Background: an optimization exercise with open tools, aiming at small area, a short achievable clock period and few clock cycles per item. Do not read the settings as production practice. Function was checked by simulation only, so behaviour that the tests miss may differ from the original.

### design/flow/run.sh
#!/bin/bash
# synth_recipe.tcl (not shown) runs the flow's synth.tcl, then flattens the netlist and writes it again
# the make line also repeats each setting of config.mk as NAME=value (left out here)
make -C /OpenROAD-flow-scripts/flow DESIGN_CONFIG=/design/flow/config.mk WORK_HOME=/design/flow/orfs CLKGATE_MAP_FILE= SYNTH_SCRIPT=/design/flow/synth_recipe.tcl finish
### design/flow/constraint.sdc
create_clock -name core_clock -period 50.0 [get_ports {clk}]
set_input_delay 10.0000 -clock core_clock [delete_from_list [all_inputs] [get_ports {clk}]]
set_output_delay 10.0000 -clock core_clock [all_outputs]
set_load 0.01 [all_outputs]
### design/flow/x0.hex
00
7F
7F
7F
7F
7E
7E
7E
7E
7D
7D
7D
7D
7C
7C
7C
7C
7B
7B
7B
7B
7A
7A
7A
7A
79
79
79
79
78
78
78
78
78
77
77
77
77
76
76
76
76
75
75
75
75
74
74
74
74
74
73
73
73
73
72
72
72
72
72
71
71
71
71
70
70
70
70
70
6F
6F
6F
6F
6E
6E
6E
6E
6E
6D
6D
6D
6D
6D
6C
6C
6C
6C
6B
6B
6B
6B
6B
6A
6A
6A
6A
6A
69
69
69
69
69
68
68
68
68
67
67
67
67
67
66
66
66
66
66
65
65
65
65
65
64
64
64
64
64
63
63
63
63
63
62
62
62
62
62
61
61
61
61
61
61
60
60
60
60
60
5F
5F
5F
5F
5F
5E
5E
5E
5E
5E
5D
5D
5D
5D
5D
5D
5C
5C
5C
5C
5C
5B
5B
5B
5B
5B
5B
5A
5A
5A
5A
5A
59
59
59
59
59
59
58
58
58
58
58
57
57
57
57
57
57
56
56
56
56
56
55
55
55
55
55
55
54
54
54
54
54
54
53
53
53
53
53
53
52
52
52
52
52
52
51
51
51
51
51
51
50
50
50
50
50
50
4F
4F
4F
4F
4F
4F
4E
4E
4E
4E
4E
4E
4D
4D
4D
4D
4D
4D
4C
4C
4C
4C
4C
4C
4C
4B
4B
4B
4B
4B
4B
4A
4A
4A
4A
4A
4A
49
49
49
49
49
49
49
48
48
48
48
48
48
47
47
47
47
47
47
47
46
46
46
46
46
46
45
45
45
45
45
45
45
44
44
44
44
44
44
44
43
43
43
43
43
43
43
42
42
42
42
42
42
42
41
41
41
41
41
41
41
40
40
40
40
40
40
40
3F
3F
3F
3F
3F
3F
3F
3E
3E
3E
3E
3E
3E
3E
3D
3D
3D
3D
3D
3D
3D
3D
3C
3C
3C
3C
3C
3C
3C
3B
3B
3B
3B
3B
3B
3B
3A
3A
3A
3A
3A
3A
3A
3A
39
39
39
39
39
39
39
38
38
38
38
38
38
38
38
37
37
37
37
37
37
37
37
36
36
36
36
36
36
36
36
35
35
35
35
35
35
35
35
34
34
34
34
34
34
34
34
33
33
33
33
33
33
33
33
32
32
32
32
32
32
32
32
31
31
31
31
31
31
31
31
31
30
30
30
30
30
30
30
30
2F
2F
2F
2F
2F
2F
2F
2F
2E
2E
2E
2E
2E
2E
2E
2E
2E
2D
2D
2D
2D
2D
2D
2D
2D
2D
2C
2C
2C
2C
2C
2C
2C
2C
2C
2B
2B
2B
2B
2B
2B
2B
2B
2B
2A
2A
2A
2A
2A
2A
2A
2A
2A
29
29
29
29
29
29
29
29
29
28
28
28
28
28
28
28
28
28
27
27
27
27
27
27
27
27
27
26
26
26
26
26
26
26
26
26
26
25
25
25
25
25
25
25
25
25
24
24
24
24
24
24
24
24
24
24
23
23
23
23
23
23
23
23
23
23
22
22
22
22
22
22
22
22
22
22
21
21
21
21
21
21
21
21
21
21
20
20
20
20
20
20
20
20
20
20
1F
1F
1F
1F
1F
1F
1F
1F
1F
1F
1E
1E
1E
1E
1E
1E
1E
1E
1E
1E
1E
1D
1D
1D
1D
1D
1D
1D
1D
1D
1D
1C
1C
1C
1C
1C
1C
1C
1C
1C
1C
1C
1B
1B
1B
1B
1B
1B
1B
1B
1B
1B
1B
1A
1A
1A
1A
1A
1A
1A
1A
1A
1A
1A
19
19
19
19
19
19
19
19
19
19
19
18
18
18
18
18
18
18
18
18
18
18
17
17
17
17
17
17
17
17
17
17
17
17
16
16
16
16
16
16
16
16
16
16
16
15
15
15
15
15
15
15
15
15
15
15
15
14
14
14
14
14
14
14
14
14
14
14
14
13
13
13
13
13
13
13
13
13
13
13
13
12
12
12
12
12
12
12
12
12
12
12
12
11
11
11
11
11
11
11
11
11
11
11
11
10
10
10
10
10
10
10
10
10
10
10
10
10
0F
0F
0F
0F
0F
0F
0F
0F
0F
0F
0F
0F
0F
0E
0E
0E
0E
0E
0E
0E
0E
0E
0E
0E
0E
0E
0D
0D
0D
0D
0D
0D
0D
0D
0D
0D
0D
0D
0D
0C
0C
0C
0C
0C
0C
0C
0C
0C
0C
0C
0C
0C
0B
0B
0B
0B
0B
0B
0B
0B
0B
0B
0B
0B
0B
0A
0A
0A
0A
0A
0A
0A
0A
0A
0A
0A
0A
0A
0A
09
09
09
09
09
09
09
09
09
09
09
09
09
09
08
08
08
08
08
08
08
08
08
08
08
08
08
08
07
07
07
07
07
07
07
07
07
07
07
07
07
07
06
06
06
06
06
06
06
06
06
06
06
06
06
06
06
05
05
05
05
05
05
05
05
05
05
05
05
05
05
05
04
04
04
04
04
04
04
04
04
04
04
04
04
04
03
03
03
03
03
03
03
03
03
03
03
03
03
03
03
03
02
02
02
02
02
02
02
02
02
02
02
02
02
02
02
01
01
01
01
01
01
01
01
01
01
01
01
01
01
01
01
00
00
00
00
00
00
00
00
00
00
00
00
00
00
00
### design/flow/config.mk
export PLATFORM = sky130hd
export DESIGN_NAME = float_alu
export DESIGN_NICKNAME = float_alu
export VERILOG_FILES = /design/flow/design.v
export SDC_FILE = /design/flow/constraint.sdc
export NUM_CORES = 4
export LEC_CHECK = 0
export CAP_MARGIN = 20
export CORE_MARGIN = 2
export CORE_UTILIZATION = 40
export SLEW_MARGIN = 20
export SYNTH_MEMORY_MAX_BITS = 8192
### design/flow/design.v
module x0 #(
    parameter M_WIDTH = 24
) (
    input wire [9:0] in,
    output wire [M_WIDTH-1:0] out
);
  reg [6:0] ROM[0:1023];
  wire [6:0] seven;
  initial begin
    $readmemh("x0.hex", ROM);
  end
  assign seven = ROM[in];
  assign out = (in == 0) ? {1'b1, seven, {(M_WIDTH - 8) {1'b0}}} : {2'b01, seven, {(M_WIDTH - 9) {1'b0}}};
endmodule
module fp_recip (
    input  wire [31:0] in_bits,
    output reg  [31:0] out_bits,
    output reg  [ 4:0] except_flags
);
  parameter EXP = 8;
  parameter FRAC = 23;
  parameter BIAS = 127;
  parameter K = 10;
  parameter M_WIDTH = 1 + FRAC;
  parameter Y_WIDTH = M_WIDTH + 4;
  wire            sign_in = in_bits[31];
  wire [ EXP-1:0] exp_in = in_bits[FRAC+EXP-1:FRAC];
  wire [FRAC-1:0] frac_in = in_bits[FRAC-1:0];
  wire            is_exp_all_zero = (exp_in == 0);
  wire            is_exp_all_one = (exp_in == {EXP{1'b1}});
  wire            is_frac_zero = (frac_in == 0);
  localparam [Y_WIDTH-1:0] ONE_FIXED = (32'd1 << FRAC);
  localparam [Y_WIDTH-1:0] TWO_FIXED = (32'd2 << FRAC);
  reg [M_WIDTH-1:0] m_int, tmp;
  reg [Y_WIDTH-1:0] y0, y1, y2, y_norm;
  reg [2*Y_WIDTH-1:0] prod_my, prod_ycorr;
  reg [Y_WIDTH-1:0] correction, prod_my_shr;
  reg [EXP-1:0] out_exp;
  reg [FRAC-1:0] out_frac;
  reg out_sign;
  reg special_out_done;
  reg adj;
  integer exp_unbiased, exp_out_i, shift_count, i;
  wire [K-1:0] x0_index;
  wire [M_WIDTH-1:0] x0_lut_out;
  assign x0_index = m_int[M_WIDTH-2:M_WIDTH-1-K];
  x0 x0_inst (
      .in (x0_index),
      .out(x0_lut_out)
  );
  always @(*) begin
    out_bits = 0;
    except_flags = 0;
    special_out_done = 0;
    out_sign = sign_in;
    out_exp = 0;
    out_frac = 0;
    adj = 0;
    m_int = 0;
    tmp = 0;
    shift_count = 0;
    exp_unbiased = 0;
    exp_out_i = 0;
    y0 = 0;
    y1 = 0;
    y2 = 0;
    y_norm = 0;
    prod_my = 0;
    prod_ycorr = 0;
    prod_my_shr = 0;
    correction = 0;
    i = 0;
    if (is_exp_all_one) begin
      if (is_frac_zero) begin
        out_exp  = 0;
        out_frac = 0;
      end else begin
        out_exp = {EXP{1'b1}};
        out_frac = {1'b1, {(FRAC - 1) {1'b0}}};
        except_flags[4] = 1'b1;
      end
      special_out_done = 1;
    end else if (is_exp_all_zero && is_frac_zero) begin
      out_exp = {EXP{1'b1}};
      out_frac = 0;
      except_flags[3] = 1'b1;
      special_out_done = 1;
    end
    if (!special_out_done) begin
      if (!is_exp_all_zero) begin
        m_int = {1'b1, frac_in};
        exp_unbiased = exp_in - BIAS;
      end else begin
        tmp = {1'b0, frac_in};
        shift_count = 0;
        for (i = M_WIDTH - 1; i >= 0; i = i - 1) begin
          if (tmp[M_WIDTH-1-i]) begin
            shift_count = i;
          end
        end
        m_int = tmp << shift_count;
        exp_unbiased = 1 - BIAS - shift_count;
      end
      y0 = x0_lut_out;
      prod_my = m_int * y0;
      prod_my_shr = prod_my >> FRAC;
      correction = TWO_FIXED - prod_my_shr;
      prod_ycorr = y0 * correction;
      y1 = prod_ycorr >> FRAC;
      prod_my = m_int * y1;
      prod_my_shr = prod_my >> FRAC;
      correction = TWO_FIXED - prod_my_shr;
      prod_ycorr = y1 * correction;
      y2 = prod_ycorr >> FRAC;
      y_norm = y2;
      if (y_norm < ONE_FIXED) begin
        y_norm = y_norm << 1;
        adj = 1;
      end
      exp_out_i = BIAS - exp_unbiased - adj;
      if (exp_out_i >= ((1 << EXP) - 1)) begin
        out_exp = {EXP{1'b1}};
        out_frac = 0;
        except_flags[2] = 1'b1;
      end else if (exp_out_i <= 0) begin
        out_exp = 0;
        out_frac = 0;
        except_flags[1] = 1'b1;
      end else begin
        out_exp = exp_out_i[EXP-1:0];
        out_frac = y_norm[FRAC-1:0];
        except_flags[0] = 1'b1;
      end
      out_bits = {out_sign, out_exp, out_frac};
    end
  end
endmodule
`default_nettype none
module fp_align #(
    parameter P = 23,
    parameter E = 8
) (
    input wire clk,
    input wire rst_n,
    input wire valid_in,
    input wire ready_in,
    input wire [P-1:0] mant_a,
    input wire [E-1:0] exp_a,
    input wire [P-1:0] mant_b,
    input wire [E-1:0] exp_b,
    output reg valid_out,
    output wire ready_out,
    output reg [P+3:0] mant_a_aligned,
    output reg [P+3:0] mant_b_aligned,
    output reg [E-1:0] bigger_exp,
    output reg is_a_nan,
    output reg is_b_nan,
    output reg is_a_inf,
    output reg is_b_inf,
    input  wire sign_a_in,
    output reg  sign_a_out,
    input  wire sign_b_in,
    output reg  sign_b_out,
    input  wire round_mode_in,
    output reg  round_mode_out,
    input  wire mode_fp_in,
    output reg  mode_fp_out
);
  assign ready_out = ready_in;
  reg [P+3:0] mant_a_aligned_next, mant_b_aligned_next;
  reg [E-1:0] bigger_exp_next;
  reg sign_a_aligned_next, sign_b_aligned_next, round_mode_out_next, mode_fp_out_next;
  reg is_a_nan_next, is_b_nan_next, is_a_inf_next, is_b_inf_next;
  wire signed [8:0] exp_diff = exp_a - exp_b;
  wire [P:0] mant_a_full = exp_a == 0 ? {1'b0, mant_a} : {1'b1, mant_a};
  wire [P:0] mant_b_full = exp_b == 0 ? {1'b0, mant_b} : {1'b1, mant_b};
  reg [$clog2(P+4):0] shamt;
  always @(*) begin
    if (valid_in && ready_out) begin
      shamt = 0;
      sign_a_aligned_next = sign_a_in;
      sign_b_aligned_next = sign_b_in;
      round_mode_out_next = round_mode_in;
      mode_fp_out_next = mode_fp_in;
      is_a_nan_next = (exp_a == 8'hFF) && (mant_a != 0);
      is_b_nan_next = (exp_b == 8'hFF) && (mant_b != 0);
      is_a_inf_next = (exp_a == 8'hFF) && (mant_a == 0);
      is_b_inf_next = (exp_b == 8'hFF) && (mant_b == 0);
      if (exp_diff >= 0) begin
        shamt = exp_diff[$clog2(P+4):0];
        bigger_exp_next = exp_a;
        mant_a_aligned_next = {mant_a_full, 3'b000};
        mant_b_aligned_next = {mant_b_full, 3'b000} >> shamt;
      end else begin
        shamt = -exp_diff[$clog2(P+4):0];
        bigger_exp_next = exp_b;
        mant_a_aligned_next = {mant_a_full, 3'b000} >> shamt;
        mant_b_aligned_next = {mant_b_full, 3'b000};
      end
    end else begin
      bigger_exp_next = bigger_exp;
      mant_a_aligned_next = mant_a_aligned;
      mant_b_aligned_next = mant_b_aligned;
      sign_a_aligned_next = sign_a_out;
      sign_b_aligned_next = sign_b_out;
      round_mode_out_next = round_mode_out;
      mode_fp_out_next = mode_fp_out;
      shamt = 0;
      is_a_nan_next = is_a_nan;
      is_b_nan_next = is_b_nan;
      is_a_inf_next = is_a_inf;
      is_b_inf_next = is_b_inf;
    end
  end
  always @(posedge clk or negedge rst_n) begin
    if (!rst_n) begin
      mant_a_aligned <= {(P + 4) {1'b0}};
      mant_b_aligned <= {(P + 4) {1'b0}};
      bigger_exp     <= 8'b0;
      is_a_nan       <= 1'b0;
      is_b_nan       <= 1'b0;
      is_a_inf       <= 1'b0;
      is_b_inf       <= 1'b0;
      valid_out      <= 1'b0;
      sign_a_out     <= 1'b0;
      sign_b_out     <= 1'b0;
      round_mode_out <= 1'b0;
      mode_fp_out    <= 1'b0;
    end else begin
      mant_a_aligned <= mant_a_aligned_next;
      mant_b_aligned <= mant_b_aligned_next;
      bigger_exp <= bigger_exp_next;
      is_a_nan  <= is_a_nan_next;
      is_b_nan  <= is_b_nan_next;
      is_a_inf  <= is_a_inf_next;
      is_b_inf  <= is_b_inf_next;
      valid_out <= !ready_in ? valid_out : valid_in;
      sign_a_out <= sign_a_aligned_next;
      sign_b_out <= sign_b_aligned_next;
      round_mode_out <= round_mode_out_next;
      mode_fp_out    <= mode_fp_out_next;
    end
  end
endmodule
module fp_addsub #(
    parameter P = 23,
    parameter E = 8
) (
    input wire clk,
    input wire rst_n,
    input wire valid_in,
    input wire ready_in,
    input wire [P+3:0] mant_a_aligned,
    input wire [P+3:0] mant_b_aligned,
    input wire sign_a,
    input wire sign_b,
    input wire is_a_nan,
    input wire is_b_nan,
    input wire is_a_inf,
    input wire is_b_inf,
    output reg valid_out,
    output wire ready_out,
    output reg [P+3:0] sum,
    output reg carry_out,
    output reg sign_out,
    output reg [4:0] flags_out,
    input wire [E-1:0] exp_in,
    output reg [E-1:0] exp_out,
    input wire round_mode_in,
    output reg round_mode_out,
    input wire mode_fp_in,
    output reg mode_fp_out
);
  assign ready_out = ready_in;
  reg [P+3:0] sum_next;
  reg carry_out_next, sign_out_next;
  reg [4:0] flags_out_next;
  reg [P+3:0] mant_big, mant_small;
  reg sign_big;
  reg [E-1:0] exp_out_next;
  reg round_mode_out_next, mode_fp_out_next;
  always @(*) begin
    mant_big   = mant_a_aligned;
    mant_small = mant_b_aligned;
    sign_big   = sign_a;
    if (valid_in && ready_out) begin
      exp_out_next        = exp_in;
      round_mode_out_next = round_mode_in;
      mode_fp_out_next    = mode_fp_in;
      flags_out_next      = 5'b0;
      if (is_a_nan || is_b_nan) begin
        exp_out_next               = 8'hFF;
        sum_next                   = {2'b11, {(P + 2) {1'b0}}};
        carry_out_next             = 1'b0;
        sign_out_next              = 1'b0;
        flags_out_next[4] = 1'b1;
      end else if (is_a_inf && is_b_inf && sign_a != sign_b) begin
        exp_out_next               = 8'hFF;
        sum_next                   = {2'b11, {(P + 2) {1'b0}}};
        carry_out_next             = 1'b0;
        sign_out_next              = 1'b0;
        flags_out_next[4] = 1'b1;
      end else if (is_a_inf) begin
        exp_out_next   = 8'hFF;
        sum_next       = {1'b1, {P{1'b0}}, 3'b000};
        carry_out_next = 1'b0;
        sign_out_next  = sign_a;
      end else if (is_b_inf) begin
        exp_out_next   = 8'hFF;
        sum_next       = {1'b1, {P{1'b0}}, 3'b000};
        carry_out_next = 1'b0;
        sign_out_next  = sign_b;
      end else begin
        if (mant_a_aligned >= mant_b_aligned) begin
          mant_big   = mant_a_aligned;
          mant_small = mant_b_aligned;
          sign_big   = sign_a;
        end else begin
          mant_big   = mant_b_aligned;
          mant_small = mant_a_aligned;
          sign_big   = sign_b;
        end
        if (sign_a == sign_b) begin
          {carry_out_next, sum_next} = mant_a_aligned + mant_b_aligned;
          sign_out_next              = sign_a;
        end else begin
          sum_next       = mant_big - mant_small;
          carry_out_next = 1'b0;
          sign_out_next  = sign_big;
        end
      end
    end else begin
      sum_next            = sum;
      carry_out_next      = carry_out;
      sign_out_next       = sign_out;
      flags_out_next      = flags_out;
      exp_out_next        = exp_out;
      round_mode_out_next = round_mode_out;
      mode_fp_out_next    = mode_fp_out;
    end
  end
  always @(posedge clk or negedge rst_n) begin
    if (!rst_n) begin
      sum            <= {(P + 3) {1'b0}};
      carry_out      <= 1'b0;
      sign_out       <= 1'b0;
      flags_out      <= 5'b0;
      valid_out      <= 1'b0;
      exp_out        <= 8'b0;
      round_mode_out <= 1'b0;
      mode_fp_out    <= 1'b0;
    end else begin
      sum            <= sum_next;
      carry_out      <= carry_out_next;
      sign_out       <= sign_out_next;
      flags_out      <= flags_out_next;
      valid_out      <= !ready_in ? valid_out : valid_in;
      exp_out        <= exp_out_next;
      round_mode_out <= round_mode_out_next;
      mode_fp_out    <= mode_fp_out_next;
    end
  end
endmodule
module fp_normalize #(
    parameter P = 23,
    parameter E = 8
) (
    input wire clk,
    input wire rst_n,
    input wire valid_in,
    input wire ready_in,
    input wire [P+3:0] mant_in,
    input wire [E-1:0] exp_in,
    input wire carry,
    input wire [4:0] flags_in,
    output reg valid_out,
    output wire ready_out,
    output reg [P+3:0] mant_out,
    output reg [E-1:0] exp_out,
    output reg [4:0] flags_out,
    input  wire sign_in,
    output reg  sign_out,
    input  wire round_mode_in,
    output reg  round_mode_out,
    input  wire mode_fp_in,
    output reg  mode_fp_out
);
  reg busy;
  reg [P+3:0] mant_next;
  reg [E-1:0] exp_next;
  reg [4:0] flags_next;
  reg valid_out_next, busy_next;
  reg sign_out_next, round_mode_out_next, mode_fp_out_next;
  assign ready_out = !busy && ready_in;
  always @(*) begin
    if (valid_in && ready_out) begin
      flags_next          = flags_in;
      sign_out_next       = sign_in;
      round_mode_out_next = round_mode_in;
      mode_fp_out_next    = mode_fp_in;
      if (carry) begin
        mant_next = mant_in;
        exp_next  = exp_in;
        if (exp_in != 8'hFF) begin
          mant_next = {1'b1, mant_in[P+3:1]};
          exp_next  = exp_in + 1;
          if (mant_in[0]) begin
            flags_next[0] = 1'b1;
          end
        end
        if (exp_next == 8'hFF) begin
          mant_next               = {(P + 4) {1'b0}};
          flags_next[2] = 1'b1;
        end
      end else begin
        mant_next = mant_in;
        exp_next  = exp_in;
      end
    end else begin
      flags_next = flags_out;
      sign_out_next = sign_out;
      round_mode_out_next = round_mode_out;
      mode_fp_out_next = mode_fp_out;
      if (valid_out) begin
        mant_next = mant_out;
        exp_next  = exp_out;
      end else begin
        mant_next = mant_out << 1;
        exp_next  = exp_out - 1;
      end
      if (exp_next == 8'h00) begin
        flags_next[1] = 1'b1;
        flags_next[0]   = 1'b1;
      end
    end
    if (exp_next == 0 && flags_next[0]) begin
      flags_next[1] = 1'b1;
    end
    valid_out_next =
      (busy || (valid_in && ready_out)) &&
      (mant_next == 0 || mant_next[P+3] || exp_next == 0 || exp_next == 8'hFF);
    busy_next = (busy || (valid_in && ready_out)) && !valid_out_next;
  end
  always @(posedge clk or negedge rst_n) begin
    if (!rst_n) begin
      mant_out       <= {(P + 4) {1'b0}};
      exp_out        <= 8'b0;
      flags_out      <= 5'b0;
      valid_out      <= 1'b0;
      busy           <= 1'b0;
      sign_out       <= 1'b0;
      round_mode_out <= 1'b0;
      mode_fp_out    <= 1'b0;
    end else begin
      mant_out       <= mant_next;
      exp_out        <= exp_next;
      flags_out      <= flags_next;
      valid_out      <= valid_out_next;
      busy           <= busy_next;
      sign_out       <= sign_out_next;
      round_mode_out <= round_mode_out_next;
      mode_fp_out    <= mode_fp_out_next;
    end
  end
endmodule
module fp_round #(
    parameter P = 23,
    parameter E = 8
) (
    input wire clk,
    input wire rst_n,
    input wire valid_in,
    input wire ready_in,
    input wire [P+3:0] mant_in,
    input wire round_mode,
    output reg valid_out,
    output wire ready_out,
    output reg [P+3:0] mant_rounded,
    output reg carry_out,
    input wire [4:0] flags_in,
    output reg [4:0] flags_out,
    input wire [E-1:0] exp_in,
    output reg [E-1:0] exp_out,
    input wire sign_in,
    output reg sign_out,
    input wire mode_fp_in,
    output reg mode_fp_out
);
  localparam ROUND_NEAREST_EVEN = 1'b0;
  localparam ROUND_ZERO = 1'b1;
  reg [P+3:0] mant_rounded_next;
  reg carry_out_next;
  reg [E-1:0] exp_out_next;
  reg sign_out_next;
  reg [4:0] flags_out_next;
  reg mode_fp_out_next;
  wire rr = mant_in[3];
  wire m0 = mant_in[2];
  wire ss = |mant_in[1:0];
  reg round;
  assign ready_out = ready_in;
  always @(*) begin
    round = 1'b0;
    if (valid_in && ready_out) begin
      flags_out_next   = flags_in;
      exp_out_next     = exp_in;
      sign_out_next    = sign_in;
      mode_fp_out_next = mode_fp_in;
      case (round_mode)
        ROUND_NEAREST_EVEN: round = rr & (m0 | ss);
        default:            round = 1'b0;
      endcase
      if (rr | ss) begin
        flags_out_next[0] = 1'b1;
      end
      if (round) begin
        flags_out_next[0]          = 1'b1;
        {carry_out_next, mant_rounded_next} = mant_in + 'b1000;
      end else begin
        mant_rounded_next = mant_in;
        carry_out_next    = 1'b0;
      end
    end else begin
      mant_rounded_next = mant_rounded;
      carry_out_next    = carry_out;
      flags_out_next    = flags_out;
      exp_out_next      = exp_out;
      sign_out_next     = sign_out;
      mode_fp_out_next  = mode_fp_out;
    end
  end
  always @(posedge clk or negedge rst_n) begin
    if (!rst_n) begin
      mant_rounded <= {(P + 4) {1'b0}};
      carry_out    <= 1'b0;
      flags_out    <= 5'b0;
      valid_out    <= 1'b0;
      exp_out      <= 8'b0;
      sign_out     <= 1'b0;
      mode_fp_out  <= 1'b0;
    end else begin
      mant_rounded <= mant_rounded_next;
      carry_out    <= carry_out_next;
      flags_out    <= flags_out_next;
      valid_out    <= !ready_in ? valid_out : valid_in;
      exp_out      <= exp_out_next;
      sign_out     <= sign_out_next;
      mode_fp_out  <= mode_fp_out_next;
    end
  end
endmodule
module fp_adder #(
    parameter P = 23,
    parameter E = 8,
    parameter N = P + E + 1
) (
    input wire clk,
    input wire rst_n,
    input wire [N-1:0] op_a,
    input wire [N-1:0] op_b,
    input wire sub,
    input wire mode_fp,
    input wire round_mode,
    input wire start,
    input wire ready_in,
    output wire valid_out,
    output wire ready_out,
    output wire sign_out,
    output wire [E-1:0] exp_out,
    output wire [P+3:0] mant_out,
    output wire [4:0] flags,
    output wire mode_fp_out
);
  wire sign_a = op_a[N-1];
  wire sign_b = op_b[N-1];
  wire [E-1:0] exp_a = op_a[N-2:P];
  wire [E-1:0] exp_b = op_b[N-2:P];
  wire [P-1:0] mant_a = op_a[P-1:0];
  wire [P-1:0] mant_b = op_b[P-1:0];
  wire sign_b_corrected = sign_b ^ sub;
  wire align_valid, addsub_ready;
  wire [P+3:0] mant_a_aligned, mant_b_aligned;
  wire [E-1:0] exp_aligned;
  wire sign_a_aligned, sign_b_aligned;
  wire round_mode_aligned, mode_fp_aligned;
  wire is_a_nan, is_b_nan, is_a_inf, is_b_inf;
  fp_align align (
      .clk  (clk),
      .rst_n(rst_n),
      .valid_in(start),
      .ready_in(addsub_ready),
      .mant_a(mant_a),
      .exp_a(exp_a),
      .mant_b(mant_b),
      .exp_b(exp_b),
      .valid_out(align_valid),
      .ready_out(ready_out),
      .mant_a_aligned(mant_a_aligned),
      .mant_b_aligned(mant_b_aligned),
      .bigger_exp(exp_aligned),
      .is_a_nan(is_a_nan),
      .is_b_nan(is_b_nan),
      .is_a_inf(is_a_inf),
      .is_b_inf(is_b_inf),
      .sign_a_in(sign_a),
      .sign_a_out(sign_a_aligned),
      .sign_b_in(sign_b_corrected),
      .sign_b_out(sign_b_aligned),
      .round_mode_in(round_mode),
      .round_mode_out(round_mode_aligned),
      .mode_fp_in(mode_fp),
      .mode_fp_out(mode_fp_aligned)
  );
  wire addsub_valid, normalize_ready;
  wire [P+3:0] sum;
  wire sum_carry, sum_sign;
  wire [  4:0] sum_flags;
  wire [E-1:0] exp_addsub;
  wire round_mode_addsub, mode_fp_addsub;
  fp_addsub addsub (
      .clk  (clk),
      .rst_n(rst_n),
      .valid_in(align_valid),
      .ready_in(normalize_ready),
      .mant_a_aligned(mant_a_aligned),
      .mant_b_aligned(mant_b_aligned),
      .sign_a(sign_a_aligned),
      .sign_b(sign_b_aligned),
      .is_a_nan(is_a_nan),
      .is_b_nan(is_b_nan),
      .is_a_inf(is_a_inf),
      .is_b_inf(is_b_inf),
      .valid_out(addsub_valid),
      .ready_out(addsub_ready),
      .sum(sum),
      .carry_out(sum_carry),
      .sign_out(sum_sign),
      .flags_out(sum_flags),
      .exp_in(exp_aligned),
      .exp_out(exp_addsub),
      .round_mode_in(round_mode_aligned),
      .round_mode_out(round_mode_addsub),
      .mode_fp_in(mode_fp_aligned),
      .mode_fp_out(mode_fp_addsub)
  );
  wire normalize_valid, round_ready;
  wire [P+3:0] mant_normalized;
  wire [E-1:0] exp_normalized;
  wire [  4:0] flags_normalized;
  wire sign_normalized, round_mode_normalized, mode_fp_normalized;
  fp_normalize normalize (
      .clk  (clk),
      .rst_n(rst_n),
      .valid_in(addsub_valid),
      .ready_in(round_ready),
      .mant_in(sum),
      .exp_in(exp_addsub),
      .carry(sum_carry),
      .flags_in(sum_flags),
      .ready_out(normalize_ready),
      .valid_out(normalize_valid),
      .mant_out (mant_normalized),
      .exp_out  (exp_normalized),
      .flags_out(flags_normalized),
      .sign_in(sum_sign),
      .sign_out(sign_normalized),
      .round_mode_in(round_mode_addsub),
      .round_mode_out(round_mode_normalized),
      .mode_fp_in(mode_fp_addsub),
      .mode_fp_out(mode_fp_normalized)
  );
  wire round_valid, renormalize_ready;
  wire [P+3:0] mant_rounded;
  wire round_carry;
  wire [4:0] flags_rounded;
  wire [E-1:0] exp_rounded;
  wire sign_rounded, mode_fp_rounded;
  fp_round round (
      .clk  (clk),
      .rst_n(rst_n),
      .valid_in(normalize_valid),
      .ready_in(renormalize_ready),
      .mant_in(mant_normalized),
      .round_mode(round_mode_normalized),
      .flags_in(flags_normalized),
      .ready_out(round_ready),
      .valid_out(round_valid),
      .mant_rounded(mant_rounded),
      .carry_out(round_carry),
      .flags_out(flags_rounded),
      .exp_in(exp_normalized),
      .exp_out(exp_rounded),
      .sign_in(sign_normalized),
      .sign_out(sign_rounded),
      .mode_fp_in(mode_fp_normalized),
      .mode_fp_out(mode_fp_rounded)
  );
  wire renormalize_valid;
  wire [P+3:0] mant_renormalized;
  wire [E-1:0] exp_renormalized;
  wire [4:0] flags_renormalized;
  wire sign_renormalized, mode_fp_renormalized;
  fp_normalize renormalize (
      .clk  (clk),
      .rst_n(rst_n),
      .valid_in(round_valid),
      .ready_in(ready_in),
      .mant_in(mant_rounded),
      .exp_in(exp_rounded),
      .carry(round_carry),
      .flags_in(flags_rounded),
      .ready_out(renormalize_ready),
      .valid_out(renormalize_valid),
      .mant_out (mant_renormalized),
      .exp_out  (exp_renormalized),
      .flags_out(flags_renormalized),
      .sign_in(sign_rounded),
      .sign_out(sign_renormalized),
      .round_mode_in(1'b0),
      .round_mode_out(),
      .mode_fp_in(mode_fp_rounded),
      .mode_fp_out(mode_fp_renormalized)
  );
  assign valid_out = renormalize_valid;
  assign sign_out = sign_renormalized;
  assign exp_out = exp_renormalized;
  assign mant_out = mant_renormalized;
  assign flags = flags_renormalized;
  assign mode_fp_out = mode_fp_renormalized;
endmodule
`default_nettype none
module mul_decode (
    input wire [31:0] op_a,
    input wire [31:0] op_b,
    input wire mode_fp,
    output reg sign_a,
    output reg sign_b,
    output reg [7:0] exp_a,
    output reg [7:0] exp_b,
    output reg [22:0] mant_a,
    output reg [22:0] mant_b,
    output wire is_zero_a,
    output wire is_zero_b,
    output wire is_nan_a,
    output wire is_nan_b,
    output wire is_inf_a,
    output wire is_inf_b
);
  wire [7:0] raw_exp_a = op_a[30:23];
  wire [7:0] raw_exp_b = op_b[30:23];
  wire [22:0] raw_mant_a = op_a[22:0];
  wire [22:0] raw_mant_b = op_b[22:0];
  wire is_denorm_a = (raw_exp_a == 8'b0) && (raw_mant_a != 23'b0);
  wire is_denorm_b = (raw_exp_b == 8'b0) && (raw_mant_b != 23'b0);
  always @(*) begin
    sign_a = op_a[31];
    sign_b = op_b[31];
    exp_a  = is_denorm_a ? 8'b0 : raw_exp_a;
    exp_b  = is_denorm_b ? 8'b0 : raw_exp_b;
    mant_a = is_denorm_a ? 23'b0 : raw_mant_a;
    mant_b = is_denorm_b ? 23'b0 : raw_mant_b;
  end
  assign is_zero_a = (exp_a == 8'b0) && (mant_a == 23'b0);
  assign is_zero_b = (exp_b == 8'b0) && (mant_b == 23'b0);
  assign is_nan_a  = (exp_a == 8'b11111111) && (mant_a != 23'b0);
  assign is_nan_b  = (exp_b == 8'b11111111) && (mant_b != 23'b0);
  assign is_inf_a  = (exp_a == 8'b11111111) && (mant_a == 23'b0);
  assign is_inf_b  = (exp_b == 8'b11111111) && (mant_b == 23'b0);
endmodule
module mul_exception (
    input wire clk,
    input wire rst_n,
    input  wire valid_in,
    input  wire ready_in,
    output reg  valid_out,
    output wire ready_out,
    input wire is_zero_a,
    input wire is_zero_b,
    input wire is_nan_a,
    input wire is_nan_b,
    input wire is_inf_a,
    input wire is_inf_b,
    input wire [4:0] initial_flags,
    output reg [31:0] spec_result,
    output reg [4:0] spec_flags,
    output reg spec_override,
    input  wire mode_fp_in,
    output reg  mode_fp_out,
    input  wire round_mode_in,
    output reg  round_mode_out,
    input wire sign_a_in,
    input wire sign_b_in,
    input wire [7:0] exp_a_in,
    input wire [7:0] exp_b_in,
    input wire [22:0] mant_a_in,
    input wire [22:0] mant_b_in,
    output reg sign_a_out,
    output reg sign_b_out,
    output reg [7:0] exp_a_out,
    output reg [7:0] exp_b_out,
    output reg [22:0] mant_a_out,
    output reg [22:0] mant_b_out
);
  wire final_sign = sign_a_in ^ sign_b_in;
  assign ready_out = !valid_out || ready_in;
  reg mode_fp_out_next;
  reg round_mode_out_next;
  reg sign_a_out_next, sign_b_out_next;
  reg [7:0] exp_a_out_next, exp_b_out_next;
  reg [22:0] mant_a_out_next, mant_b_out_next;
  reg [31:0] spec_result_next;
  reg [4:0] spec_flags_next;
  reg spec_override_next;
  always @(*) begin
    mode_fp_out_next    = mode_fp_out;
    round_mode_out_next = round_mode_out;
    sign_a_out_next     = sign_a_out;
    sign_b_out_next     = sign_b_out;
    exp_a_out_next      = exp_a_out;
    exp_b_out_next      = exp_b_out;
    mant_a_out_next     = mant_a_out;
    mant_b_out_next     = mant_b_out;
    spec_result_next    = spec_result;
    spec_flags_next     = spec_flags;
    spec_override_next  = spec_override;
    if (valid_in && ready_out) begin
      mode_fp_out_next    = mode_fp_in;
      round_mode_out_next = round_mode_in;
      sign_a_out_next     = sign_a_in;
      sign_b_out_next     = sign_b_in;
      exp_a_out_next      = exp_a_in;
      exp_b_out_next      = exp_b_in;
      mant_a_out_next     = mant_a_in;
      mant_b_out_next     = mant_b_in;
      spec_override_next  = 1'b0;
      spec_result_next    = 32'b0;
      spec_flags_next     = initial_flags;
      if (is_nan_a || is_nan_b) begin
        spec_override_next = 1'b1;
        spec_result_next = {1'b0, 8'hFF, 23'h400000};
        spec_flags_next[4] = 1'b1;
      end else if ((is_inf_a && is_zero_b) || (is_inf_b && is_zero_a)) begin
        spec_override_next = 1'b1;
        spec_result_next = {1'b1, 8'hFF, 23'h400000};
        spec_flags_next[4] = 1'b1;
      end else if (is_inf_a || is_inf_b) begin
        spec_override_next = 1'b1;
        spec_result_next   = {final_sign, 8'hFF, 23'h0};
      end else if (is_zero_a || is_zero_b) begin
        spec_override_next = 1'b1;
        spec_result_next   = {final_sign, 31'h0};
      end
    end
  end
  always @(posedge clk or negedge rst_n) begin
    if (!rst_n) begin
      valid_out      <= 1'b0;
      spec_result    <= 32'b0;
      spec_flags     <= 5'b0;
      spec_override  <= 1'b0;
      mode_fp_out    <= 1'b0;
      round_mode_out <= 1'b0;
      sign_a_out     <= 1'b0;
      sign_b_out     <= 1'b0;
      exp_a_out      <= 8'b0;
      exp_b_out      <= 8'b0;
      mant_a_out     <= 23'b0;
      mant_b_out     <= 23'b0;
    end else begin
      if (valid_out && ready_in) begin
        valid_out <= 1'b0;
      end else if (valid_in && ready_out) begin
        valid_out <= 1'b1;
      end
      mode_fp_out    <= mode_fp_out_next;
      round_mode_out <= round_mode_out_next;
      sign_a_out     <= sign_a_out_next;
      sign_b_out     <= sign_b_out_next;
      exp_a_out      <= exp_a_out_next;
      exp_b_out      <= exp_b_out_next;
      mant_a_out     <= mant_a_out_next;
      mant_b_out     <= mant_b_out_next;
      spec_result    <= spec_result_next;
      spec_flags     <= spec_flags_next;
      spec_override  <= spec_override_next;
    end
  end
endmodule
module mul_prod (
    input wire clk,
    input wire rst_n,
    input  wire valid_in,
    input  wire ready_in,
    output reg  valid_out,
    output wire ready_out,
    input wire sign_a,
    input wire sign_b,
    input wire [7:0] exp_a,
    input wire [7:0] exp_b,
    input wire [22:0] mant_a,
    input wire [22:0] mant_b,
    output reg final_sign,
    output reg [8:0] exp_sum,
    output reg [47:0] mant_prod,
    input  wire mode_fp_in,
    output reg  mode_fp_out,
    input  wire round_mode_in,
    output reg  round_mode_out,
    input wire spec_override_in,
    input wire [31:0] spec_result_in,
    input wire [4:0] spec_flags_in,
    output reg spec_override_out,
    output reg [31:0] spec_result_out,
    output reg [4:0] spec_flags_out
);
  assign ready_out = !valid_out || ready_in;
  wire [23:0] mant_a_full = (exp_a == 0) ? {1'b0, mant_a} : {1'b1, mant_a};
  wire [23:0] mant_b_full = (exp_b == 0) ? {1'b0, mant_b} : {1'b1, mant_b};
  reg mode_fp_out_next;
  reg round_mode_out_next;
  reg final_sign_next;
  reg [8:0] exp_sum_next;
  reg [47:0] mant_prod_next;
  reg spec_override_out_next;
  reg [31:0] spec_result_out_next;
  reg [4:0] spec_flags_out_next;
  always @(*) begin
    final_sign_next        = final_sign;
    exp_sum_next           = exp_sum;
    mant_prod_next         = mant_prod;
    mode_fp_out_next       = mode_fp_out;
    round_mode_out_next    = round_mode_out;
    spec_override_out_next = spec_override_out;
    spec_result_out_next   = spec_result_out;
    spec_flags_out_next    = spec_flags_out;
    if (valid_in && ready_out) begin
      final_sign_next        = sign_a ^ sign_b;
      exp_sum_next           = {1'b0, exp_a} + {1'b0, exp_b} - 9'd127;
      mant_prod_next         = mant_a_full * mant_b_full;
      mode_fp_out_next       = mode_fp_in;
      round_mode_out_next    = round_mode_in;
      spec_override_out_next = spec_override_in;
      spec_result_out_next   = spec_result_in;
      spec_flags_out_next    = spec_flags_in;
    end
  end
  always @(posedge clk or negedge rst_n) begin
    if (!rst_n) begin
      valid_out         <= 1'b0;
      final_sign        <= 1'b0;
      exp_sum           <= 9'b0;
      mant_prod         <= 48'b0;
      mode_fp_out       <= 1'b0;
      round_mode_out    <= 1'b0;
      spec_override_out <= 1'b0;
      spec_result_out   <= 32'b0;
      spec_flags_out    <= 5'b0;
    end else begin
      if (valid_out && ready_in) begin
        valid_out <= 1'b0;
      end else if (valid_in && ready_out) begin
        valid_out <= 1'b1;
      end
      final_sign        <= final_sign_next;
      exp_sum           <= exp_sum_next;
      mant_prod         <= mant_prod_next;
      mode_fp_out       <= mode_fp_out_next;
      round_mode_out    <= round_mode_out_next;
      spec_override_out <= spec_override_out_next;
      spec_result_out   <= spec_result_out_next;
      spec_flags_out    <= spec_flags_out_next;
    end
  end
endmodule
module mul_norm (
    input wire clk,
    input wire rst_n,
    input  wire valid_in,
    input  wire ready_in,
    output reg  valid_out,
    output wire ready_out,
    input wire [ 8:0] exp_sum,
    input wire [47:0] mant_prod,
    output reg [ 8:0] exp_norm,
    output reg [47:0] mant_norm,
    input  wire mode_fp_in,
    output reg  mode_fp_out,
    input  wire round_mode_in,
    output reg  round_mode_out,
    input  wire final_sign_in,
    output reg  final_sign_out,
    input wire spec_override_in,
    input wire [31:0] spec_result_in,
    input wire [4:0] spec_flags_in,
    output reg spec_override_out,
    output reg [31:0] spec_result_out,
    output reg [4:0] spec_flags_out
);
  assign ready_out = !valid_out || ready_in;
  reg        final_sign_out_next;
  reg [ 8:0] exp_norm_next;
  reg [47:0] mant_norm_next;
  reg        mode_fp_out_next;
  reg        round_mode_out_next;
  reg        spec_override_out_next;
  reg [31:0] spec_result_out_next;
  reg [ 4:0] spec_flags_out_next;
  always @(*) begin
    exp_norm_next          = exp_norm;
    mant_norm_next         = mant_norm;
    mode_fp_out_next       = mode_fp_out;
    round_mode_out_next    = round_mode_out;
    final_sign_out_next    = final_sign_out;
    spec_override_out_next = spec_override_out;
    spec_result_out_next   = spec_result_out;
    spec_flags_out_next    = spec_flags_out;
    if (valid_in && ready_out) begin
      exp_norm_next          = mant_prod[47] ? exp_sum + 9'd1 : exp_sum;
      mant_norm_next         = mant_prod[47] ? (mant_prod >> 1) : mant_prod;
      mode_fp_out_next       = mode_fp_in;
      round_mode_out_next    = round_mode_in;
      final_sign_out_next    = final_sign_in;
      spec_override_out_next = spec_override_in;
      spec_result_out_next   = spec_result_in;
      spec_flags_out_next    = spec_flags_in;
    end
  end
  always @(posedge clk or negedge rst_n) begin
    if (!rst_n) begin
      valid_out         <= 1'b0;
      exp_norm          <= 8'b0;
      mant_norm         <= 48'b0;
      mode_fp_out       <= 1'b0;
      round_mode_out    <= 1'b0;
      spec_override_out <= 1'b0;
      spec_result_out   <= 32'b0;
      spec_flags_out    <= 5'b0;
      final_sign_out    <= 1'b0;
    end else begin
      if (valid_out && ready_in) begin
        valid_out <= 1'b0;
      end else if (valid_in && ready_out) begin
        valid_out <= 1'b1;
      end
      exp_norm          <= exp_norm_next;
      mant_norm         <= mant_norm_next;
      mode_fp_out       <= mode_fp_out_next;
      round_mode_out    <= round_mode_out_next;
      final_sign_out    <= final_sign_out_next;
      spec_override_out <= spec_override_out_next;
      spec_result_out   <= spec_result_out_next;
      spec_flags_out    <= spec_flags_out_next;
    end
  end
endmodule
module mul_round (
    input wire clk,
    input wire rst_n,
    input  wire valid_in,
    input  wire ready_in,
    output reg  valid_out,
    output wire ready_out,
    input wire [ 8:0] exp_norm,
    input wire [47:0] mant_norm,
    input wire        round_mode,
    output reg [ 7:0] final_exp,
    output reg [22:0] final_mant,
    input  wire mode_fp_in,
    output reg  mode_fp_out,
    input  wire final_sign_in,
    output reg  final_sign_out,
    input wire spec_override_in,
    input wire [31:0] spec_result_in,
    input wire [4:0] spec_flags_in,
    output reg spec_override_out,
    output reg [31:0] spec_result_out,
    output reg [4:0] spec_flags_out
);
  assign ready_out = !valid_out || ready_in;
  reg  [ 7:0] final_exp_next;
  reg  [22:0] final_mant_next;
  reg         mode_fp_out_next;
  reg         final_sign_out_next;
  reg         spec_override_out_next;
  reg  [31:0] spec_result_out_next;
  reg  [ 4:0] spec_flags_out_next;
  wire        mant_lsb = mant_norm[23];
  wire        G = mant_norm[22];
  wire        R = mant_norm[21];
  wire        S = |mant_norm[20:0];
  wire        round_up = (round_mode) ? 1'b0 : G && (R | S | mant_lsb);
  wire [24:0] mant_rounded = mant_norm[46:23] + {23'b0, round_up};
  wire [ 8:0] exp_post = mant_rounded[24] ? exp_norm + 9'd1 : exp_norm;
  wire [22:0] mant_post = mant_rounded[24] ? mant_rounded[23:1] : mant_rounded[22:0];
  wire        overflow = (exp_post[8] || exp_post[7:0] == 8'hFF);
  wire        underflow = (exp_post[7:0] == 8'h00) && (mant_post != 0);
  wire        inexact = (G | R | S);
  always @(*) begin
    final_exp_next         = final_exp;
    final_mant_next        = final_mant;
    mode_fp_out_next       = mode_fp_out;
    final_sign_out_next    = final_sign_out;
    spec_override_out_next = spec_override_out;
    spec_result_out_next   = spec_result_out;
    spec_flags_out_next    = spec_flags_out;
    if (valid_in && ready_out) begin
      final_exp_next         = overflow ? 8'hFF : exp_post[7:0];
      final_mant_next        = overflow ? 23'h0 : mant_post;
      mode_fp_out_next       = mode_fp_in;
      final_sign_out_next    = final_sign_in;
      spec_override_out_next = spec_override_in;
      spec_result_out_next   = spec_result_in;
      spec_flags_out_next    = spec_flags_in;
      if (overflow) spec_flags_out_next[2] = 1'b1;
      if (underflow) spec_flags_out_next[1] = 1'b1;
      if (inexact) spec_flags_out_next[0] = 1'b1;
    end
  end
  always @(posedge clk or negedge rst_n) begin
    if (!rst_n) begin
      valid_out         <= 1'b0;
      final_exp         <= 8'b0;
      final_mant        <= 23'b0;
      mode_fp_out       <= 1'b0;
      final_sign_out    <= 1'b0;
      spec_override_out <= 1'b0;
      spec_result_out   <= 32'b0;
      spec_flags_out    <= 5'b0;
    end else begin
      if (valid_out && ready_in) begin
        valid_out <= 1'b0;
      end else if (valid_in && ready_out) begin
        valid_out <= 1'b1;
      end
      final_exp         <= final_exp_next;
      final_mant        <= final_mant_next;
      mode_fp_out       <= mode_fp_out_next;
      final_sign_out    <= final_sign_out_next;
      spec_override_out <= spec_override_out_next;
      spec_result_out   <= spec_result_out_next;
      spec_flags_out    <= spec_flags_out_next;
    end
  end
endmodule
module fp_multiplier (
    input wire clk,
    input wire rst_n,
    input wire [31:0] op_a,
    input wire [31:0] op_b,
    input wire mode_fp,
    input wire round_mode,
    input  wire start,
    input  wire ready_in,
    output wire valid_out,
    output wire ready_out,
    input wire [4:0] initial_flags,
    output wire sign_out,
    output wire [7:0] exp_out,
    output wire [26:0] mant_out,
    output wire [4:0] flags,
    output wire mode_fp_out
);
  wire sign_a, sign_b;
  wire [7:0] exp_a, exp_b;
  wire [22:0] mant_a, mant_b;
  wire is_zero_a, is_zero_b, is_nan_a, is_nan_b, is_inf_a, is_inf_b;
  mul_decode s0 (
      .op_a   (op_a),
      .op_b   (op_b),
      .mode_fp(mode_fp),
      .sign_a(sign_a),
      .sign_b(sign_b),
      .exp_a (exp_a),
      .exp_b (exp_b),
      .mant_a(mant_a),
      .mant_b(mant_b),
      .is_zero_a(is_zero_a),
      .is_zero_b(is_zero_b),
      .is_nan_a (is_nan_a),
      .is_nan_b (is_nan_b),
      .is_inf_a (is_inf_a),
      .is_inf_b (is_inf_b)
  );
  wire s1_valid, s1_ready;
  wire [31:0] spec_result;
  wire [4:0] spec_flags;
  wire spec_override;
  wire mode_fp_s1;
  wire round_mode_s1;
  wire sign_a_s1;
  wire sign_b_s1;
  wire [7:0] exp_a_s1, exp_b_s1;
  wire [22:0] mant_a_s1, mant_b_s1;
  mul_exception s1 (
      .clk      (clk),
      .rst_n    (rst_n),
      .valid_in (start),
      .ready_in (s2_ready),
      .valid_out(s1_valid),
      .ready_out(s1_ready),
      .is_zero_a(is_zero_a),
      .is_zero_b(is_zero_b),
      .is_nan_a (is_nan_a),
      .is_nan_b (is_nan_b),
      .is_inf_a (is_inf_a),
      .is_inf_b (is_inf_b),
      .initial_flags(initial_flags),
      .spec_result  (spec_result),
      .spec_flags   (spec_flags),
      .spec_override(spec_override),
      .mode_fp_in (mode_fp),
      .mode_fp_out(mode_fp_s1),
      .round_mode_in (round_mode),
      .round_mode_out(round_mode_s1),
      .sign_a_in(sign_a),
      .sign_b_in(sign_b),
      .exp_a_in (exp_a),
      .exp_b_in (exp_b),
      .mant_a_in(mant_a),
      .mant_b_in(mant_b),
      .sign_a_out(sign_a_s1),
      .sign_b_out(sign_b_s1),
      .exp_a_out (exp_a_s1),
      .exp_b_out (exp_b_s1),
      .mant_a_out(mant_a_s1),
      .mant_b_out(mant_b_s1)
  );
  wire s2_valid, s2_ready;
  wire final_sign;
  wire [8:0] exp_sum;
  wire [47:0] mant_prod;
  wire mode_fp_s2;
  wire round_mode_s2;
  wire spec_override_s2;
  wire [31:0] spec_result_s2;
  wire [4:0] spec_flags_s2;
  mul_prod s2 (
      .clk      (clk),
      .rst_n    (rst_n),
      .valid_in (s1_valid),
      .ready_in (s3_ready),
      .valid_out(s2_valid),
      .ready_out(s2_ready),
      .sign_a(sign_a_s1),
      .sign_b(sign_b_s1),
      .exp_a (exp_a_s1),
      .exp_b (exp_b_s1),
      .mant_a(mant_a_s1),
      .mant_b(mant_b_s1),
      .final_sign(final_sign),
      .exp_sum   (exp_sum),
      .mant_prod (mant_prod),
      .mode_fp_in (mode_fp_s1),
      .mode_fp_out(mode_fp_s2),
      .round_mode_in (round_mode_s1),
      .round_mode_out(round_mode_s2),
      .spec_override_in(spec_override),
      .spec_result_in  (spec_result),
      .spec_flags_in   (spec_flags),
      .spec_override_out(spec_override_s2),
      .spec_result_out  (spec_result_s2),
      .spec_flags_out   (spec_flags_s2)
  );
  wire s3_valid, s3_ready;
  wire [8:0] exp_norm;
  wire [47:0] mant_norm;
  wire mode_fp_s3;
  wire round_mode_s3;
  wire final_sign_s3;
  wire spec_override_s3;
  wire [31:0] spec_result_s3;
  wire [4:0] spec_flags_s3;
  mul_norm s3 (
      .clk      (clk),
      .rst_n    (rst_n),
      .valid_in (s2_valid),
      .ready_in (s4_ready),
      .valid_out(s3_valid),
      .ready_out(s3_ready),
      .exp_sum  (exp_sum),
      .mant_prod(mant_prod),
      .exp_norm (exp_norm),
      .mant_norm(mant_norm),
      .mode_fp_in (mode_fp_s2),
      .mode_fp_out(mode_fp_s3),
      .round_mode_in (round_mode_s2),
      .round_mode_out(round_mode_s3),
      .final_sign_in (final_sign),
      .final_sign_out(final_sign_s3),
      .spec_override_in(spec_override_s2),
      .spec_result_in  (spec_result_s2),
      .spec_flags_in   (spec_flags_s2),
      .spec_override_out(spec_override_s3),
      .spec_result_out  (spec_result_s3),
      .spec_flags_out   (spec_flags_s3)
  );
  wire s4_valid, s4_ready;
  wire [7:0] final_exp;
  wire [22:0] final_mant;
  wire mode_fp_s4;
  wire final_sign_s4;
  wire spec_override_s4;
  wire [31:0] spec_result_s4;
  wire [4:0] spec_flags_s4;
  mul_round s4 (
      .clk      (clk),
      .rst_n    (rst_n),
      .valid_in (s3_valid),
      .ready_in (ready_in),
      .valid_out(s4_valid),
      .ready_out(s4_ready),
      .exp_norm  (exp_norm),
      .mant_norm (mant_norm),
      .round_mode(round_mode_s3),
      .final_exp (final_exp),
      .final_mant(final_mant),
      .mode_fp_in (mode_fp_s3),
      .mode_fp_out(mode_fp_s4),
      .final_sign_in (final_sign_s3),
      .final_sign_out(final_sign_s4),
      .spec_override_in(spec_override_s3),
      .spec_result_in  (spec_result_s3),
      .spec_flags_in   (spec_flags_s3),
      .spec_override_out(spec_override_s4),
      .spec_result_out  (spec_result_s4),
      .spec_flags_out   (spec_flags_s4)
  );
  assign valid_out = s4_valid;
  assign sign_out = spec_override_s4 ? spec_result_s4[31] : final_sign_s4;
  assign exp_out = spec_override_s4 ? spec_result_s4[30:23] : final_exp;
  assign mant_out = {
    1'b1, spec_override_s4 ? spec_result_s4[22:0] : final_mant, 3'b000
  };   
  assign flags = spec_flags_s4;
  assign mode_fp_out = mode_fp_s4;
  assign ready_out = s1_ready;
endmodule
`default_nettype none
module fp_decoder (
    input wire [2:0] op_code,
    input wire start,
    input wire ready_in,
    output wire adder_start,
    output wire adder_ready_in,
    output wire multiplier_start,
    output wire multiplier_ready_in
);
  assign adder_start = start && (op_code == 3'b000 || op_code == 3'b001);
  assign adder_ready_in = ready_in || (op_code != 3'b000 && op_code != 3'b001);
  assign multiplier_start = start && (op_code == 3'b010 || op_code == 3'b100);
  assign multiplier_ready_in = ready_in || (op_code != 3'b010 && op_code != 3'b100);
endmodule
module fp_unpacker #(
    parameter P_SINGLE = 23,
    parameter E_SINGLE = 8,
    parameter N_SINGLE = P_SINGLE + E_SINGLE + 1,
    parameter P_HALF   = 10,
    parameter E_HALF   = 5,
    parameter N_HALF   = P_HALF + E_HALF + 1
) (
    input wire [N_SINGLE-1:0] op_a,
    input wire [N_SINGLE-1:0] op_b,
    input wire mode_fp,
    output wire sign_a,
    output wire sign_b,
    output wire [E_SINGLE-1:0] exp_a,
    output wire [E_SINGLE-1:0] exp_b,
    output wire [P_SINGLE-1:0] mant_a,
    output wire [P_SINGLE-1:0] mant_b
);
  localparam BIAS_HALF = 2 ** (E_HALF - 1) - 1;
  localparam BIAS_SINGLE = 2 ** (E_SINGLE - 1) - 1;
  wire fp_single = (mode_fp == 1);
  wire sign_a_half = op_a[N_HALF-1];
  wire sign_b_half = op_b[N_HALF-1];
  wire sign_a_single = op_a[N_SINGLE-1];
  wire sign_b_single = op_b[N_SINGLE-1];
  wire [E_HALF-1:0] exp_a_half = op_a[N_HALF-2:P_HALF];
  wire [E_HALF-1:0] exp_b_half = op_b[N_HALF-2:P_HALF];
  wire [E_SINGLE-1:0] exp_a_single = op_a[N_SINGLE-2:P_SINGLE];
  wire [E_SINGLE-1:0] exp_b_single = op_b[N_SINGLE-2:P_SINGLE];
  wire [P_HALF-1:0] mant_a_half = op_a[P_HALF-1:0];
  wire [P_HALF-1:0] mant_b_half = op_b[P_HALF-1:0];
  wire [P_SINGLE-1:0] mant_a_single = op_a[P_SINGLE-1:0];
  wire [P_SINGLE-1:0] mant_b_single = op_b[P_SINGLE-1:0];
  assign sign_a = fp_single ? sign_a_single : sign_a_half;
  assign sign_b = fp_single ? sign_b_single : sign_b_half;
  assign exp_a  = fp_single
    ? exp_a_single
    : (exp_a_half == 0 ? 0 : (exp_a_half - BIAS_HALF + BIAS_SINGLE));
  assign exp_b  = fp_single
    ? exp_b_single
    : (exp_b_half == 0 ? 0 : (exp_b_half - BIAS_HALF + BIAS_SINGLE));
  assign mant_a = fp_single ? mant_a_single : (mant_a_half << 13);
  assign mant_b = fp_single ? mant_b_single : (mant_b_half << 13);
endmodule
module fp_packer #(
    parameter P_SINGLE = 23,
    parameter E_SINGLE = 8,
    parameter N_SINGLE = P_SINGLE + E_SINGLE + 1,
    parameter P_HALF   = 10,
    parameter E_HALF   = 5,
    parameter N_HALF   = P_HALF + E_HALF + 1
) (
    input wire sign,
    input wire [E_SINGLE-1:0] exp,
    input wire [P_SINGLE+3:0] mant,
    input wire [4:0] flags_in,
    input wire mode_fp,
    output reg [N_SINGLE-1:0] result,
    output reg [4:0] flags_out
);
  localparam BIAS_HALF = 2 ** (E_HALF - 1) - 1;
  localparam BIAS_SINGLE = 2 ** (E_SINGLE - 1) - 1;
  wire [E_HALF-1:0] exp_half = exp - BIAS_SINGLE + BIAS_HALF;
  wire [P_HALF-1:0] mant_half = mant[P_SINGLE+2-:P_HALF] + mant[P_SINGLE-P_HALF+2];   
  always @(*) begin
    flags_out = flags_in;
    if (mode_fp == 1) begin
      result = {sign, exp, mant[P_SINGLE+2:3]};
    end else begin
      result = {{(N_SINGLE - N_HALF) {1'b0}}, sign, exp_half, mant_half};
      if (|mant[P_SINGLE-P_HALF-1:0]) begin
        flags_out[0] = 1'b1;
      end
    end
  end
endmodule
module float_alu #(
    parameter P = 23,
    parameter E = 8,
    parameter N = P + E + 1
) (
    input wire clk,
    input wire rst_n,
    input wire [N-1:0] op_a,
    input wire [N-1:0] op_b,
    input wire [2:0] op_code,
    input wire mode_fp,
    input wire round_mode,
    input wire start,
    input wire ready_in,
    output reg valid_out,
    output reg ready_out,
    output wire [N-1:0] result,
    output wire [4:0] flags
);
  wire [N-1:0] op_a_unpacked, op_b_unpacked;
  fp_unpacker unpacker (
      .op_a(op_a),
      .op_b(op_b),
      .mode_fp(mode_fp),
      .sign_a(op_a_unpacked[N-1]),
      .sign_b(op_b_unpacked[N-1]),
      .exp_a (op_a_unpacked[N-2:P]),
      .exp_b (op_b_unpacked[N-2:P]),
      .mant_a(op_a_unpacked[P-1:0]),
      .mant_b(op_b_unpacked[P-1:0])
  );
  wire adder_start, adder_ready_in;
  wire multiplier_start, multiplier_ready_in;
  fp_decoder decoder (
      .op_code(op_code),
      .start(start),
      .ready_in(ready_in),
      .adder_start(adder_start),
      .adder_ready_in(adder_ready_in),
      .multiplier_start(multiplier_start),
      .multiplier_ready_in(multiplier_ready_in)
  );
  wire adder_valid, adder_ready;
  wire adder_result;
  wire adder_sign;
  wire [E-1:0] adder_exp;
  wire [P+3:0] adder_mant;
  wire [4:0] adder_flags;
  wire adder_mode_fp;
  fp_adder adder (
      .clk(clk),
      .rst_n(rst_n),
      .op_a(op_a_unpacked),
      .op_b(op_b_unpacked),
      .mode_fp(mode_fp),
      .round_mode(round_mode),
      .sub(op_code[0]),
      .start(adder_start),
      .ready_in(adder_ready_in),
      .valid_out(adder_valid),
      .ready_out(adder_ready),
      .sign_out(adder_sign),
      .exp_out(adder_exp),
      .mant_out(adder_mant),
      .flags(adder_flags),
      .mode_fp_out(adder_mode_fp)
  );
  wire multiplier_valid, multiplier_ready;
  wire multiplier_result;
  wire multiplier_sign;
  wire [E-1:0] multiplier_exp;
  wire [P+3:0] multiplier_mant;
  wire [4:0] multiplier_flags;
  wire multiplier_mode_fp;
  wire [N-1:0] op_b_inv;
  wire [4:0] recip_flags;
  fp_recip recip (
      .in_bits(op_b_unpacked),
      .out_bits(op_b_inv),
      .except_flags(recip_flags)
  );
  fp_multiplier multiplier (
      .clk(clk),
      .rst_n(rst_n),
      .op_a(op_a_unpacked),
      .op_b(op_code == 3'b010 ? op_b_unpacked : op_b_inv),
      .mode_fp(mode_fp),
      .round_mode(round_mode),
      .initial_flags(op_code == 3'b010 ? 5'b0 : recip_flags),
      .start(multiplier_start),
      .ready_in(multiplier_ready_in),
      .valid_out(multiplier_valid),
      .ready_out(multiplier_ready),
      .sign_out(multiplier_sign),
      .exp_out(multiplier_exp),
      .mant_out(multiplier_mant),
      .flags(multiplier_flags),
      .mode_fp_out(multiplier_mode_fp)
  );
  reg result_sign;
  reg [E-1:0] result_exp;
  reg [P+3:0] result_mant;
  reg [4:0] result_flags;
  reg result_mode_fp;
  always @(*) begin
    case (op_code)
      3'b000, 3'b001: begin
        valid_out = adder_valid;
        ready_out = adder_ready;
        result_sign = adder_sign;
        result_exp = adder_exp;
        result_mant = adder_mant;
        result_flags = adder_flags;
        result_mode_fp = adder_mode_fp;
      end
      3'b010, 3'b100: begin
        valid_out = multiplier_valid;
        ready_out = multiplier_ready;
        result_sign = multiplier_sign;
        result_exp = multiplier_exp;
        result_mant = multiplier_mant;
        result_flags = multiplier_flags;
        result_mode_fp = multiplier_mode_fp;
      end
      default: begin
        valid_out = 1'b0;
        ready_out = 1'b0;
        result_sign = 1'b0;
        result_exp = 8'b0;
        result_mant = 27'b0;
        result_flags = 5'b0;
        result_mode_fp = 1'b0;
      end
    endcase
  end
  fp_packer packer (
      .sign(result_sign),
      .exp(result_exp),
      .mant(result_mant),
      .flags_in(result_flags),
      .mode_fp(result_mode_fp),
      .result(result),
      .flags_out(flags)
  );
endmodule
Figure 1. The whole layout, all layers.
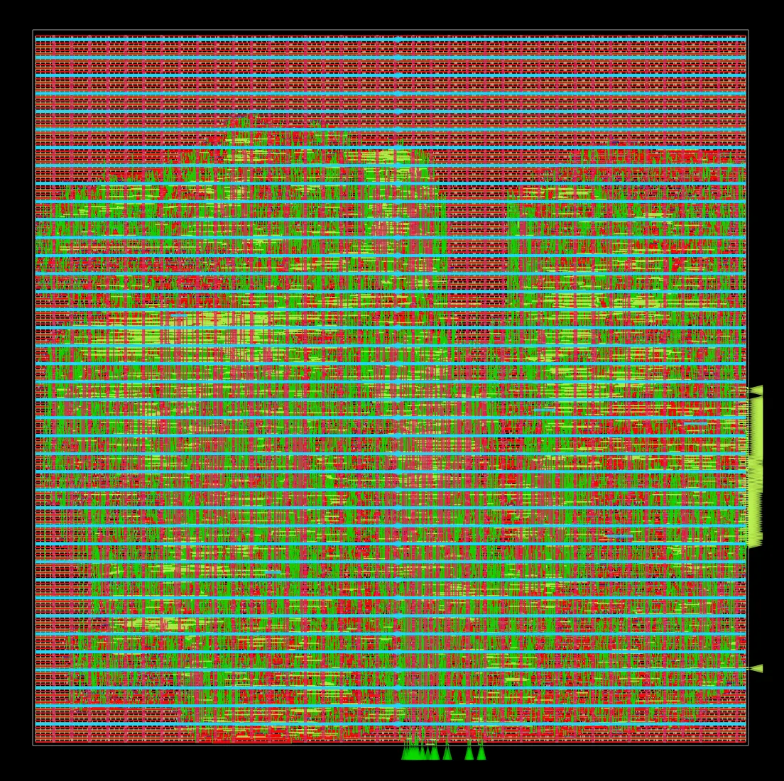
Layout Utilization: 0.4462
Die H: 540.4 microns
Core Rows: 196
# IOs: 112
final wirelength: 400.7 mm

Figure 2. Cell classes on the final placement.
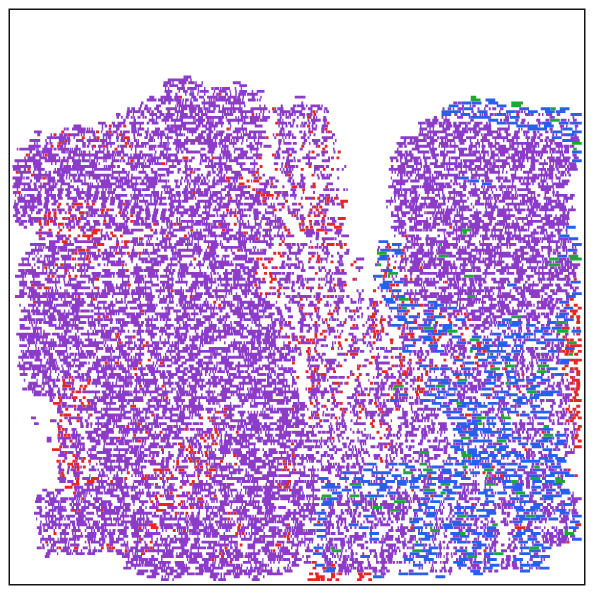
legend:
  red:
    class: other buffers and delay cells
    cells: 900
    share_of_their_area: 6.0%
  purple:
    class: all other logic
    cells: 12430
    share_of_their_area: 82%
  green:
    class: clock drivers and dummy loads
    cells: 100
    share_of_their_area: 1.6%
  blue:
    class: flip-flops
    cells: 500
    share_of_their_area: 10%

==> impl_metrics.env <==
export IMPL_seq_cells=500
export IMPL_synth_top_area_share=0.3576
export IMPL_taps=3762
export IMPL_yosys_area_top_type="fa_1"
export IMPL_slowest_stage="or3_2"
export IMPL_start_kind="input pin"
export IMPL_cp_top_family="adder cells"
export IMPL_gr_max_usage_layer="met2"
export IMPL_layout_common_cells="inv_1 (2403), nand2_1 (2346), fa_1 (2055), nor2_1 (1095), ha_1 (892)"
export IMPL_synth_edf_count=0
export IMPL_worstHoldEndpoint="adder.renormalize.sign_out"
export IMPL_sh_seq_area=0.09817
export IMPL_r2r_end="multiplier.s2.mant_prod[46]"
export IMPL_nClkBuffers=71
export IMPL_viasPerCell=5.498
export IMPL_h_tree_depth=2
export IMPL_dieWidth_microns=540.4
export IMPL_layout_setup_ws_ns=2.135
export IMPL_core_area_sq_mm=0.2857
export IMPL_ant_nets=0
export IMPL_synth_compound_area_frac=0.1024
export IMPL_max_freq_ghz=0.02089
export IMPL_synthTopCellsByCount="inv_1 (2403), nand2_1 (2349), fa_1 (2056)"
export IMPL_crit_path_end="multiplier.s1.spec_result[31]"
export IMPL_initial_utilization=0.4028
export IMPL_max_slew_margin_rel=0.2765
export IMPL_insertedDiodeCount=7
export IMPL_crit_top_cell="fa_1"
export IMPL_cts_tree="yes"
export IMPL_hp_start="adder.round.sign_out"
export IMPL_path_clk_slew_ns=0.07
export IMPL_cts_resized=0
export IMPL_multi_input_area_share=0.7205
export IMPL_grt_pass1_wl_mm=618.5
export IMPL_wl_per_cell_microns=22.64
export IMPL_end_kind="flip-flop"
export IMPL_synth_area_leaders="fa_1 (36%), dfrtp_1 (11%), ha_1 (9.7%)"
export IMPL_largest_cell_class="multi-input combinational cells"
export IMPL_setup_viol=0
export IMPL_period_needed_ns=47.86
export IMPL_syn_nets=16720
export IMPL_crit_buf_inv=26
export IMPL_drv_cap=0
export IMPL_cts_hold_buf=0
export IMPL_critPathMaxStageDelay_ns=0.73
export IMPL_syn_cell_area_sq_mm=0.1151
export IMPL_synth_xor_area_frac=0.02926
export IMPL_cts_root_buf="clkbuf_16"
export IMPL_worstPathArrival_ns=48.48
export IMPL_fin_crit_sh=0.9573
export IMPL_grtUsageMet3=0.03854
export IMPL_whs_ns=0.4661
export IMPL_first_pass_iters=8
export IMPL_outcome="finished clean"
export IMPL_topRoutingLayerUsed="met5"
export IMPL_inv_count=2408
Testbench counts, summed over its fixed seeds: cycles 111,726, ops 20,000.
Figure 3. Cell area per tile.
Scale bar: 200 microns. The die is cut into 27 by 27 equal tiles; black is low, pale yellow is high, 0 to 100% covered.
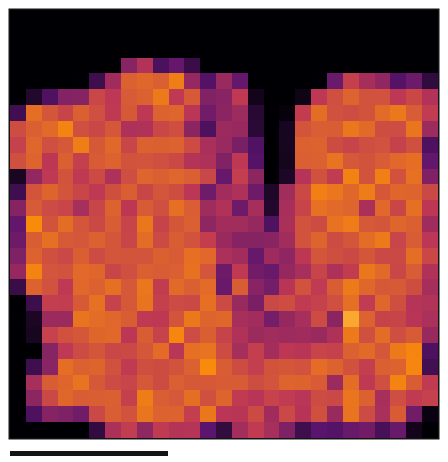
fullest tile: 81%
emptiest ninth of the die: top center
tiles over 75% full: 0.10%
nearly empty tiles: 19%

re-timing with driven ports:
In the flow no input, the clock included, has a driving cell. The finished layout below was timed again as built, in two steps.
Step 1 (the two cells are an assumption about what drives the block):
set clk [get_ports {clk}]
set_driving_cell -lib_cell sky130_fd_sc_hd__clkbuf_16 $clk
set_driving_cell -lib_cell sky130_fd_sc_hd__buf_2 [delete_from_list [all_inputs] $clk]
Step 2 moves the port delays by t, midway between the first and last clock arrival at a register: inputs arrive t later, outputs are due t later. That takes back most of the time a late clock gives input paths.
a / b / c = no drivers / after step 1 / after step 2; a / b = the first two.
shift t [ns]: 0.725
setup WS [ns]: 2.135 / 2.172 / 1.447
worst data-port slew with drivers (ns): 0.23
pins driven straight from the clock port: 1
After both steps setup and hold are still met in this run. The setup slack of this run moves by +0.037 ns with the drivers and by -0.688 ns with both steps.
